Context: an optimization exercise on an open-source flow, tuned for small area. The choices shown serve that exercise and are no tape-out recipe. The RTL was checked by simulation tests, not by an equivalence proof against the original design. Power and IR drop assume default switching activity.

==> flow/design.v <==
module cgate(
        input   clk,
        input   enable,
        output  func_en
        );
        assign func_en  = (enable)? 1'b1:1'b0;
endmodule
module ctrl(
        input                   clk,
        input                   rst,
        input                   in_en,
        input      [2:0]        fn_sel,
        input                   out_en,
        output reg              busy,
        output reg              valid,
        output reg [3:0]        cnt_cycle,   
        output reg [2:0]        cnt_data   
        );
        parameter WAIT = 2'b00, IN_CAL = 2'b01, OUT = 2'b10;
        reg [1:0] cstate, nstate;
        always@(posedge clk, posedge rst)begin
                if(rst)
                        cnt_cycle <= 4'b0;
                else if(cstate == IN_CAL)
                        cnt_cycle <= cnt_cycle + 1;
        end
        always@(posedge clk, posedge rst)begin
                if(rst)
                        cnt_data <= 3'b0;
                else if(cnt_cycle == 4'd15)
                        cnt_data <= cnt_data + 1;
        end
        always@(posedge clk, posedge rst)begin
                if(rst)
                        cstate <= WAIT;
                else
                        cstate <= nstate;
        end
        always@*begin
                case(cstate)
                        WAIT:begin
                                nstate = IN_CAL;
                        end
                        IN_CAL:begin
                                case(fn_sel)
                                        3'b001, 3'b010, 3'b011:begin
                                                if((cnt_cycle == 4'd15)&&(cnt_data == 3'd7))
                                                        nstate = OUT;
                                                else if(cnt_cycle == 4'd15)
                                                        nstate = WAIT;
                                                else
                                                        nstate = IN_CAL;
                                        end
                                        default:begin 
                                                if(cnt_cycle == 4'd15)
                                                        nstate = WAIT;
                                                else
                                                        nstate = IN_CAL;
                                        end
                                endcase
                        end
                        OUT:
                                nstate = IN_CAL;
                        default:
                                nstate = WAIT;
                endcase
        end
        always@*begin   
                case(cstate)
                        WAIT:begin
                                busy = 1'b0;
                                valid = (out_en  && (fn_sel != 3'b111) && (fn_sel != 3'b110));
                        end
                        IN_CAL:begin
                                busy = (cnt_cycle == 4'd15);
                                if((fn_sel == 3'b111) || (fn_sel == 3'b110))
                                        valid = (out_en && (cnt_cycle == 4'd1));
                                else
                                        valid = out_en;
                        end
                        OUT:begin
                                busy = 1'b0;
                                valid = 1'b1;
                        end
                        default:begin
                                busy = 1'b0;
                                valid = 1'b0;
                        end
                endcase
        end
endmodule
module mux_out(
        input           outf4_en,
        input           outf5_en,
        input           outf6_en,
        input           outf7_en,
        input   [2:0]   fn_sel,
        output reg      out_en
        );
        always@*begin
                case(fn_sel)
                        3'b100:out_en = outf4_en;
                        3'b101:out_en = outf5_en;
                        3'b110:out_en = outf6_en;
                        3'b111:out_en = outf7_en;
                        default:out_en = 1'b0;
                endcase
        end
endmodule
module f1(
        input                   clk,
        input                   rst,
        input                   f1_en,
        input                   valid,
        input [127:0]           data,
        input [3:0]             cnt_cycle,
        input [2:0]             cnt_data,
        output reg[127:0]       out_f1
        );
        reg [127:0]     buff;
        always@(posedge clk, posedge rst)begin
                if(rst)
                        buff <= 128'b0;
                else if(f1_en && (cnt_cycle == 4'd15) && (cnt_data != 3'd0) && (data > buff))
                        buff <= data;
                else if(f1_en && (cnt_cycle == 4'd0) &&(cnt_data == 3'd0))   
                        buff <= 128'b0;
        end
        always@*begin
                if(f1_en)begin
                        if(valid)
                                out_f1 = (buff > data)? buff:data;
                        else
                                out_f1 = 128'b0;
                end
                else
                        out_f1 = 128'b0;
        end
endmodule        
module f2(
        input                   clk,
        input                   rst,
        input                   f2_en,
        input                   valid,
        input [127:0]           data,
        input [3:0]             cnt_cycle,
        input [2:0]             cnt_data,
        output reg[127:0]       out_f2
        );
        reg [127:0]     buff;
        always@(posedge clk, posedge rst)begin
                if(rst)
                        buff <= 128'hFFFF_FFFF_FFFF_FFFF_FFFF_FFFF_FFFF_FFFF;
                else if(f2_en && (cnt_cycle == 4'd15) && (cnt_data != 3'd0) && (data < buff))
                        buff <= data;
                else if(f2_en && (cnt_cycle == 4'd0) && (cnt_data == 3'd0))   
                        buff <= 128'hFFFF_FFFF_FFFF_FFFF_FFFF_FFFF_FFFF_FFFF;
        end
        always@*begin
                if(f2_en)begin
                        if(valid)
                                out_f2 = (buff < data)? buff:data;
                        else
                                out_f2 = 128'b0;
                end
                else
                        out_f2 = 128'b0;
        end
endmodule        
module f3(
        input                   clk,
        input                   rst,
        input                   f3_en,
        input                   valid,
        input [127:0]           data,
        input [3:0]             cnt_cycle,
        input [2:0]             cnt_data,
        output reg[127:0]       out_f3
        );
        reg [130:0]     buff;
        always@(posedge clk, posedge rst)begin
                if(rst)
                        buff <= 131'b0;
                else if(f3_en && (cnt_cycle == 4'd15) && (cnt_data != 3'd0))
                        buff <= buff + data;
                else if(f3_en && (cnt_cycle == 4'd0) &&(cnt_data == 3'd0))   
                        buff <= 131'b0;
        end
        always@*begin
                if(f3_en)begin
                        if(valid)
                                out_f3 = ((buff+data) >> 3);
                        else
                                out_f3 = 128'b0;
                end
                else
                        out_f3 = 128'b0;
        end
endmodule
module f4(
        input                   f4_en,
        input [127:0]           data,
        input [3:0]             cnt_cycle,
        output reg              outf4_en,
        output reg[127:0]       out_f4
        );
        parameter LOW  = 128'h6FFF_FFFF_FFFF_FFFF_FFFF_FFFF_FFFF_FFFF;
        parameter HIGH = 128'hAFFF_FFFF_FFFF_FFFF_FFFF_FFFF_FFFF_FFFF;
        always@*begin
                if(f4_en)begin
                        if((cnt_cycle == 4'd1) && (data > LOW) && (data < HIGH))
                                outf4_en = 1'b1;
                        else
                                outf4_en = 1'b0;
                end
                else
                        outf4_en = 1'b0;
        end
        always@*begin
                if(outf4_en)
                        out_f4 = data;
                else
                        out_f4 = 128'b0;
        end
endmodule
module f5(
        input                   f5_en,
        input [127:0]           data,
        input [3:0]             cnt_cycle,
        output reg              outf5_en,
        output reg[127:0]       out_f5
        );
        parameter LOW  = 128'h7FFF_FFFF_FFFF_FFFF_FFFF_FFFF_FFFF_FFFF;
        parameter HIGH = 128'hBFFF_FFFF_FFFF_FFFF_FFFF_FFFF_FFFF_FFFF;
        always@*begin
                if(f5_en)begin
                        if((cnt_cycle == 4'd1) && (data[15:0] != 16'd0) && ((data < LOW) || (data > HIGH)))
                                outf5_en = 1'b1;
                        else
                                outf5_en = 1'b0;
                end
                else
                        outf5_en = 1'b0;
        end
        always@*begin
                if(outf5_en)
                        out_f5 = data;
                else
                        out_f5 = 128'b0;
        end
endmodule
module f6(
        input                   clk,
        input                   rst,
        input                   f6_en,
        input [127:0]           data,
        input [3:0]             cnt_cycle,
        input [2:0]             cnt_data,
        output reg              outf6_en,
        output reg[127:0]       out_f6
        );
        reg [127:0]             buff, buff_pmax;
        reg                     flag;
        always@(posedge clk, posedge rst)begin
                if(rst)
                        buff <= 128'b0;
                else if(f6_en && (cnt_cycle == 4'd1) && (cnt_data != 3'd0) && (data > buff))
                        buff <= data;
                else if(f6_en && (cnt_cycle == 4'd0) && (cnt_data == 3'd0))   
                        buff <= data;
        end
        always@(posedge clk, posedge rst)begin
                if(rst)begin
                        buff_pmax <= 128'b0;
                        flag <= 1'b0;
                end
                else if(f6_en &&   (buff > buff_pmax))begin
                        buff_pmax <= buff;
                        flag <= 1'b1;
                end
                else if(f6_en && cnt_data == 3'd1)
                        flag <= 1'b0;
        end
        always@*begin
                if(f6_en)begin
                        if(flag && (cnt_data == 3'b0))
                                outf6_en = 1'b1;
                        else
                                outf6_en = 1'b0;
                end
                else
                        outf6_en = 1'b0;
        end
        always@*begin
                if(outf6_en)
                        out_f6 = buff_pmax;
                else
                        out_f6 = 128'b0;
        end
endmodule
module f7(
        input                   clk,
        input                   rst,
        input                   f7_en,
        input [127:0]           data,
        input [3:0]             cnt_cycle,
        input [2:0]             cnt_data,
        output reg              outf7_en,
        output reg[127:0]       out_f7
        );
        reg [127:0]             buff, buff_pmin;
        reg                     flag;
        always@(posedge clk, posedge rst)begin
                if(rst)
                        buff <= 128'hFFFF_FFFF_FFFF_FFFF_FFFF_FFFF_FFFF_FFFF;
                else if(f7_en && (cnt_cycle == 4'd15) && (cnt_data != 3'd0) && (data < buff) && (data != 128'b0))
                        buff <= data;
                else if(f7_en && (cnt_cycle == 4'd0) && (cnt_data == 3'd0) && (data != 128'b0))   
                        buff <= data;
        end
        always@(posedge clk, posedge rst)begin
                if(rst)begin
                        buff_pmin <= 128'hFFFF_FFFF_FFFF_FFFF_FFFF_FFFF_FFFF_FFFF;
                        flag <= 1'b0;
                end
                else if(f7_en &&  (buff < buff_pmin))begin
                        buff_pmin <= buff;
                        flag <= 1'b1;
                end
                else if(f7_en && cnt_data == 3'd1)
                        flag <= 1'b0;
        end
        always@*begin
                if(f7_en)begin
                        if(flag && (cnt_data == 3'd0))
                                outf7_en = 1'b1;
                        else
                                outf7_en = 1'b0;
                end
                else
                        outf7_en = 1'b0;
        end
        always@*begin
                if(outf7_en)
                        out_f7 = (data<buff_pmin)? data:buff_pmin;     
                else
                        out_f7 = 128'b0;
        end
endmodule
module proc(
        input                   clk,
        input                   f1_en,
        input                   f2_en,
        input                   f3_en,
        input                   f4_en,
        input                   f5_en,
        input                   f6_en,
        input                   f7_en,
        input                   rst,
        input                   in_en,
        input                   valid,
        input [7:0]             iot_in,
        input [2:0]             fn_sel,
        input [3:0]             cnt_cycle,
        input [2:0]             cnt_data,
        output                  out_en,
        output reg[127:0]       iot_out
        );
        integer i;
        wire [127:0]    out_f1, out_f2, out_f3, out_f4, out_f5, out_f6, out_f7;
        wire            outf4_en, outf5_en, outf6_en, outf7_en;
        reg  [127:0]    mem;
        reg  [7:0]      buf_in[14:0];
        f1 max(.clk(clk),
               .rst(rst),
               .f1_en(f1_en),
               .data(mem),
               .valid(valid),
               .cnt_cycle(cnt_cycle),
               .cnt_data(cnt_data),
               .out_f1(out_f1)
               );
        f2 min(.clk(clk),
               .rst(rst),
               .f2_en(f2_en),
               .data(mem),
               .valid(valid),
               .cnt_cycle(cnt_cycle),
               .cnt_data(cnt_data),
               .out_f2(out_f2)
               );
        f3 avg(.clk(clk),
               .rst(rst),
               .f3_en(f3_en),
               .valid(valid),
               .data(mem),
               .cnt_cycle(cnt_cycle),
               .cnt_data(cnt_data),
               .out_f3(out_f3)
               );
       f4 ext(.f4_en(f4_en),
               .data(mem),
               .cnt_cycle(cnt_cycle),
               .outf4_en(outf4_en),
               .out_f4(out_f4)
               );
        f5 exc(.f5_en(f5_en),
               .data(mem),
               .cnt_cycle(cnt_cycle),
               .outf5_en(outf5_en),
               .out_f5(out_f5)
               );
        f6 p_max(.clk(clk),
                 .rst(rst),
                 .f6_en(f6_en),
                 .data(mem),
                 .cnt_cycle(cnt_cycle),
                 .cnt_data(cnt_data),
                 .outf6_en(outf6_en),
                 .out_f6(out_f6)
                 );
        f7 p_min(.clk(clk),
                 .rst(rst),
                 .f7_en(f7_en),
                 .data(mem),
                 .cnt_cycle(cnt_cycle),
                 .cnt_data(cnt_data),
                 .outf7_en(outf7_en),
                 .out_f7(out_f7)
                 );
       mux_out mux_out(.outf4_en(outf4_en),
                        .outf5_en(outf5_en),
                        .outf6_en(outf6_en),
                        .outf7_en(outf7_en),
                        .fn_sel(fn_sel),
                        .out_en(out_en)
                        );
        always@(posedge clk, posedge rst)begin
                if(rst)begin
                        mem <= 128'b0;
                        for(i = 0; i < 15; i = i + 1)
                                buf_in[i] <= 8'b0;
                end
                else if(cnt_cycle == 4'd15)
                        mem <= {buf_in[0],  buf_in[1],  buf_in[2],   buf_in[3], buf_in[4], buf_in[5],
                                buf_in[6],  buf_in[7],  buf_in[8],   buf_in[9], buf_in[10], buf_in[11],
                                buf_in[12], buf_in[13], buf_in[14],  iot_in};
                else if(in_en)begin
                        buf_in[cnt_cycle] <= iot_in;
                end
        end
        always@*begin
                case(fn_sel)
                        3'b001:iot_out = out_f1;
                        3'b010:iot_out = out_f2;
                        3'b011:iot_out = out_f3;
                        3'b100:iot_out = out_f4;
                        3'b101:iot_out = out_f5;
                        3'b110:iot_out = out_f6;
                        3'b111:iot_out = out_f7;
                        default: iot_out = 128'd0;
                endcase
        end
endmodule
module IOTDF( clk, rst, in_en, iot_in, fn_sel, busy, valid, iot_out);
        input          clk;
        input          rst;
        input          in_en;
        input  [7:0]   iot_in;
        input  [2:0]   fn_sel;
        output         busy;
        output         valid;
        output [127:0] iot_out;
        wire [3:0] cnt_cycle;
        wire [2:0] cnt_data;
        wire out_en;
        wire f1_en, f2_en, f3_en, f4_en, f5_en, f6_en, f7_en;
        ctrl ctrl0(.clk(clk),
                   .rst(rst),
                   .in_en(in_en),
                   .fn_sel(fn_sel),
                   .out_en(out_en),
                   .busy(busy),
                   .valid(valid),
                   .cnt_cycle(cnt_cycle),
                   .cnt_data(cnt_data)
                   );
        proc proc0(.clk(clk),
                   .f1_en(f1_en),
                   .f2_en(f2_en),
                   .f3_en(f3_en),
                   .f4_en(f4_en),
                   .f5_en(f5_en),
                   .f6_en(f6_en),
                   .f7_en(f7_en),
                   .rst(rst),
                   .valid(valid),
                   .in_en(in_en),
                   .iot_in(iot_in),
                   .fn_sel(fn_sel),
                   .cnt_cycle(cnt_cycle),
                   .cnt_data(cnt_data),
                   .out_en(out_en),
                   .iot_out(iot_out)
                   );
        cgate cg_f1(.clk(clk),
                    .enable(fn_sel == 3'b001),
                    .func_en(f1_en)
                    );
        cgate cg_f2(.clk(clk),
                    .enable(fn_sel == 3'b010),
                    .func_en(f2_en)
                    );
        cgate cg_f3(.clk(clk),
                    .enable(fn_sel == 3'b011),
                    .func_en(f3_en)
                    );
        cgate cg_f4(.clk(clk),
                    .enable(fn_sel == 3'b100),
                    .func_en(f4_en)
                    );
        cgate cg_f5(.clk(clk),
                    .enable(fn_sel == 3'b101),
                    .func_en(f5_en)
                    );
        cgate cg_f6(.clk(clk),
                    .enable(fn_sel == 3'b110),
                    .func_en(f6_en)
                    );
        cgate cg_f7(.clk(clk),
                    .enable(fn_sel == 3'b111),
                    .func_en(f7_en)
                    );
endmodule
==> flow/run.sh <==
#!/bin/bash
# synth_recipe.tcl (not shown) runs the flow's synth.tcl, then flattens the netlist and writes it again
# the make line also repeats each setting of config.mk as NAME=value (left out here)
make -C /OpenROAD-flow-scripts/flow DESIGN_CONFIG=/design/flow/config.mk WORK_HOME=/design/flow/orfs CLKGATE_MAP_FILE= SYNTH_SCRIPT=/design/flow/synth_recipe.tcl finish
==> flow/config.mk <==
export PLATFORM = sky130hd
export DESIGN_NAME = IOTDF
export DESIGN_NICKNAME = IOTDF
export VERILOG_FILES = /design/flow/design.v
export SDC_FILE = /design/flow/constraint.sdc
export NUM_CORES = 4
export LEC_CHECK = 0
export CAP_MARGIN = 20
export CORE_MARGIN = 2
export CORE_UTILIZATION = 40
export SLEW_MARGIN = 20
==> flow/constraint.sdc <==
create_clock -name core_clock -period 10.0 [get_ports {clk}]
set_input_delay 2.0000 -clock core_clock [delete_from_list [all_inputs] [get_ports {clk}]]
set_output_delay 2.0000 -clock core_clock [all_outputs]
set_load 0.01 [all_outputs]
route_heat.png
The die is cut into 23 by 23 equal tiles; dark blue is low, red is high, scaled to the fullest tile. Values are wire area over tile area, all layers added.
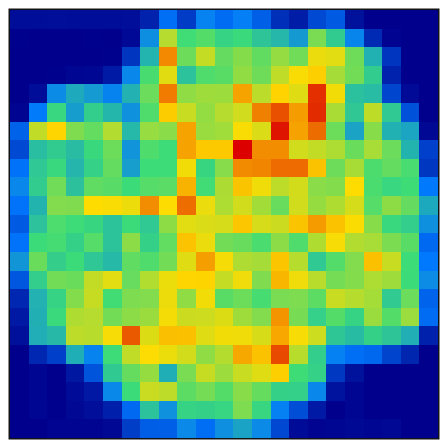
tiles over half the peak: 52%
mean over tiles: 0.27
densest ninth of the die: center
fullest tile: 0.60
nearly empty tiles: 14%
Via Count: 73800
Avg WL per Cell: 27.9 um
Post-Route WL: 333000 um
Total GRT Usage: 0.309

routed.png
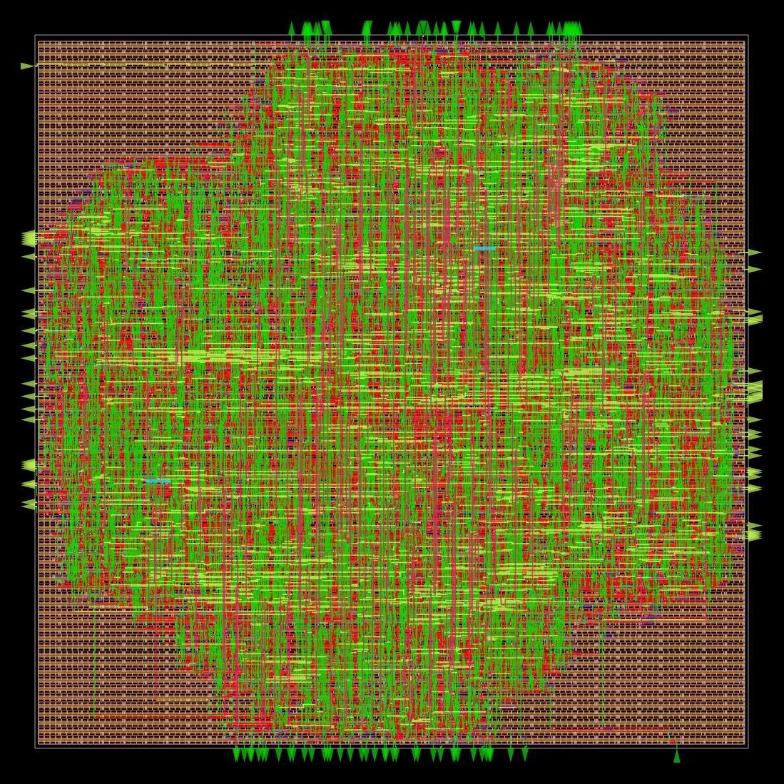
uppermost layer routed: met5
Metal-1 WL: 138000 um
metal2 WL: 149000 um

closeup.png
Window x 95 to 135, y 324 to 364 um. Cells in gray, sequential cells in the stronger gray; small squares are vias.
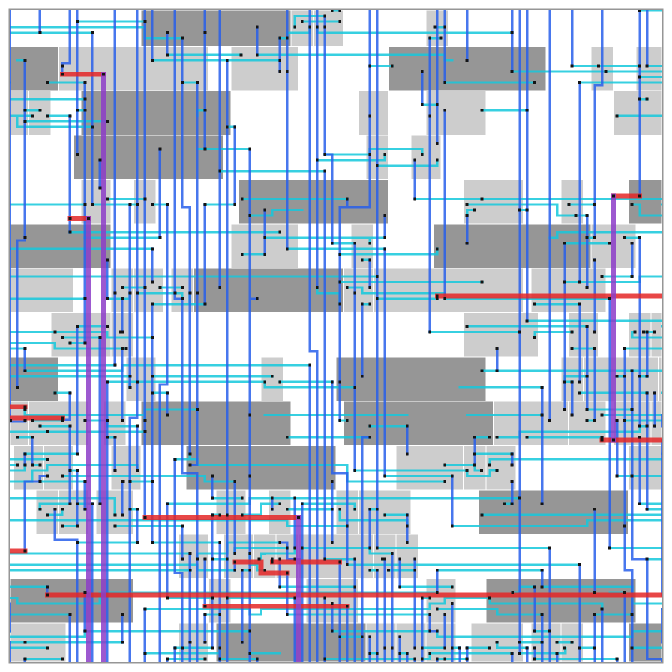
legend:
  M1:
    color: cyan
  M3:
    color: red
  M2:
    color: blue
  M4:
    color: purple
most frequent: nand2_1 (18), o21ai_0 (13), dfrtp_1 (13)
sequential cells in the window: 16
cells with their middle in the window: 89
netlist names of flops here include: `proc0.mem` (5), `proc0.buf_in` (4), `proc0.avg.buff` (3)

-- flip-flops by register name, summed over array words and instances (netlist names), 4 cells and up --
register               flops
proc0.p_max.buff         128
proc0.min.buff           128
ctrl0.cnt_cycle            4
proc0.p_min.buff_pmin    128
proc0.p_min.buff         128
proc0.max.buff           128
proc0.p_max.buff_pmax    128
proc0.buf_in             120
proc0.avg.buff           131
proc0.mem                128
-- per-layer routing --
layer | part of all wire | routed length, um
met1 | 0.41 | 138000
met2 | 0.45 | 149000
met3 | 0.077 | 25800
met5 | 0.000075 | 25
met4 | 0.060 | 20100
-- final cells by class --
type                            count  area [sq um]  area share
Inverter                          846          3180      0.0345
Timing Repair Buffer              288          2810      0.0305
Clock buffer                      219          4360      0.0473
Multi-Input combinational cell   6675         48200       0.522
Antenna cell                        9          22.5    0.000244
Clock inverter                     53           843     0.00915
Tap cell                         2688          3360      0.0365
Sequential cell                  1158         29500       0.319
-- critical path, cell delays in order (launching register included) --
cell and delay (ps):
dfrtp_1 730, ha_1 360, a21o_1 190, a21o_1 170
a21oi_1 390, o22ai_1 160, a21o_1 210, a31oi_1 560
nand4_1 330, a21oi_1 320, o21ai_4 220, nor2_1 420
or2_4 570, buf_4 920, a21oi_1 150, o21ai_0 300
clkdlybuf4s50_1 670
-- where the power goes --
group          internal [uW]  leakage, uW  switching (uW)
clock network           3520      0.00256            2310
registers               5660       0.0130             897
logic                   2620       0.0264            4090
-- kinds of logic (layout without fill, tap and decap cells) --
family | after synthesis | count (layout) | share of synthesized area
xor+xnor | 126 | 126 | 0.0134
buf+inv | 1345 | 1406 | 0.0629
mux | 531 | 531 | 0.0662
simple gates | 2111 | 2111 | 0.121
compound gates | 2877 | 2877 | 0.223
fa+ha+maj | 1030 | 1030 | 0.156
flops | 1158 | 1158 | 0.357
other cells | 0 | 9 | 0
-- cells in the final DEF (no fill, tap or decap), types with 35 or more instances in the layout --
master	instances
nor3_1	70
o21ai_0	944
dfrtp_1	774
nor2_1	436
xnor2_1	85
mux2i_1	408
mux2_2	121
a22oi_1	55
o22ai_1	72
ha_1	1029
nor4_1	59
nand3_1	96
a222oi_1	60
clkdlybuf4s50_1	143
a221o_1	163
o221ai_1	49
nand2_1	812
clkbuf_1	35
nor2b_1	110
buf_4	122
clkbuf_16	151
a21o_1	307
a22o_1	190
xor2_1	41
nand2b_1	84
o21bai_1	54
nand4_1	316
dfstp_2	384
a21oi_1	745
inv_1	840
==> metrics.md <==
| Metric | Value |
|---|---|
| Design Power | `19100 uW` |
| RR Endpoint | `proc0.p_min.buff[33]` |
| Outcome | `no timing/DRC/antenna violations` |
| EDFF count, synth | `0` |
| Post-DR vias/cell | `~6.2` |
| Crit path capture type | `primary output` |
| Mean Syn Cell Area | `~9.0 sq um` |
| Max Freq | `approximately 100 MHz` |
| Final period utilization | `0.959` |
| # fillers | `slightly below 20000` |
| Clk Latency, worst-skew pair | `approximately 830 ps` |
| GPL Wtd Cong | `0.986` |
| Routing usage on met3 | `0.0556` |
| Commonest cells in the netlist | `ha_1, o21ai_0, inv_1` |
| Pwr per Cell Area | `roughly 210 mW/mm^2` |
| Synth Register Bits | `1158` |
| Yosys top cell area share | `0.235` |
| Die area | `around 0.21 sq mm` |
| Final setup margin | `about 400 ps` |
| Top post-synthesis cells by area | `dfrtp_1, ha_1, dfstp_2` |
| Req. time, crit path | `~8000 ps` |
| Util after Layout | `0.450` |
| H-tree Lvls | `4` |
| Area Growth Syn to Fin | `11.7%` |
| Routed Antenna Nets | `0` |
| Final hold violation count | `0` |
| Hpwl dp | `roughly 240000 um` |

==> afterwards: timing with drivers on the ports <==
The flow's constraints put no driver on any port. The routed layout listed below was extracted and timed again, unchanged, in two steps. Step 1 assumes that a clkbuf_16 drives the clock port and a buf_2 every other input. Step 2, shift: input delay + t, output delay - t, t = (earliest + latest rising clock arrival at the registers) / 2. This alone moves slack from input paths to output paths. Slacks: ideal / step 1 / step 2; pairs: ideal / step 1.
t (ns): 0.907
setup slack, ns: 0.411 / 0.318 / 0.925
worst setup path at the end: input to output
worst register clock-pin slew, ns: 0.06 / 0.06
After both steps setup and hold are still met in this run. For this run, drivers alone change the setup slack by -0.093 ns; drivers and shift together by +0.514 ns.
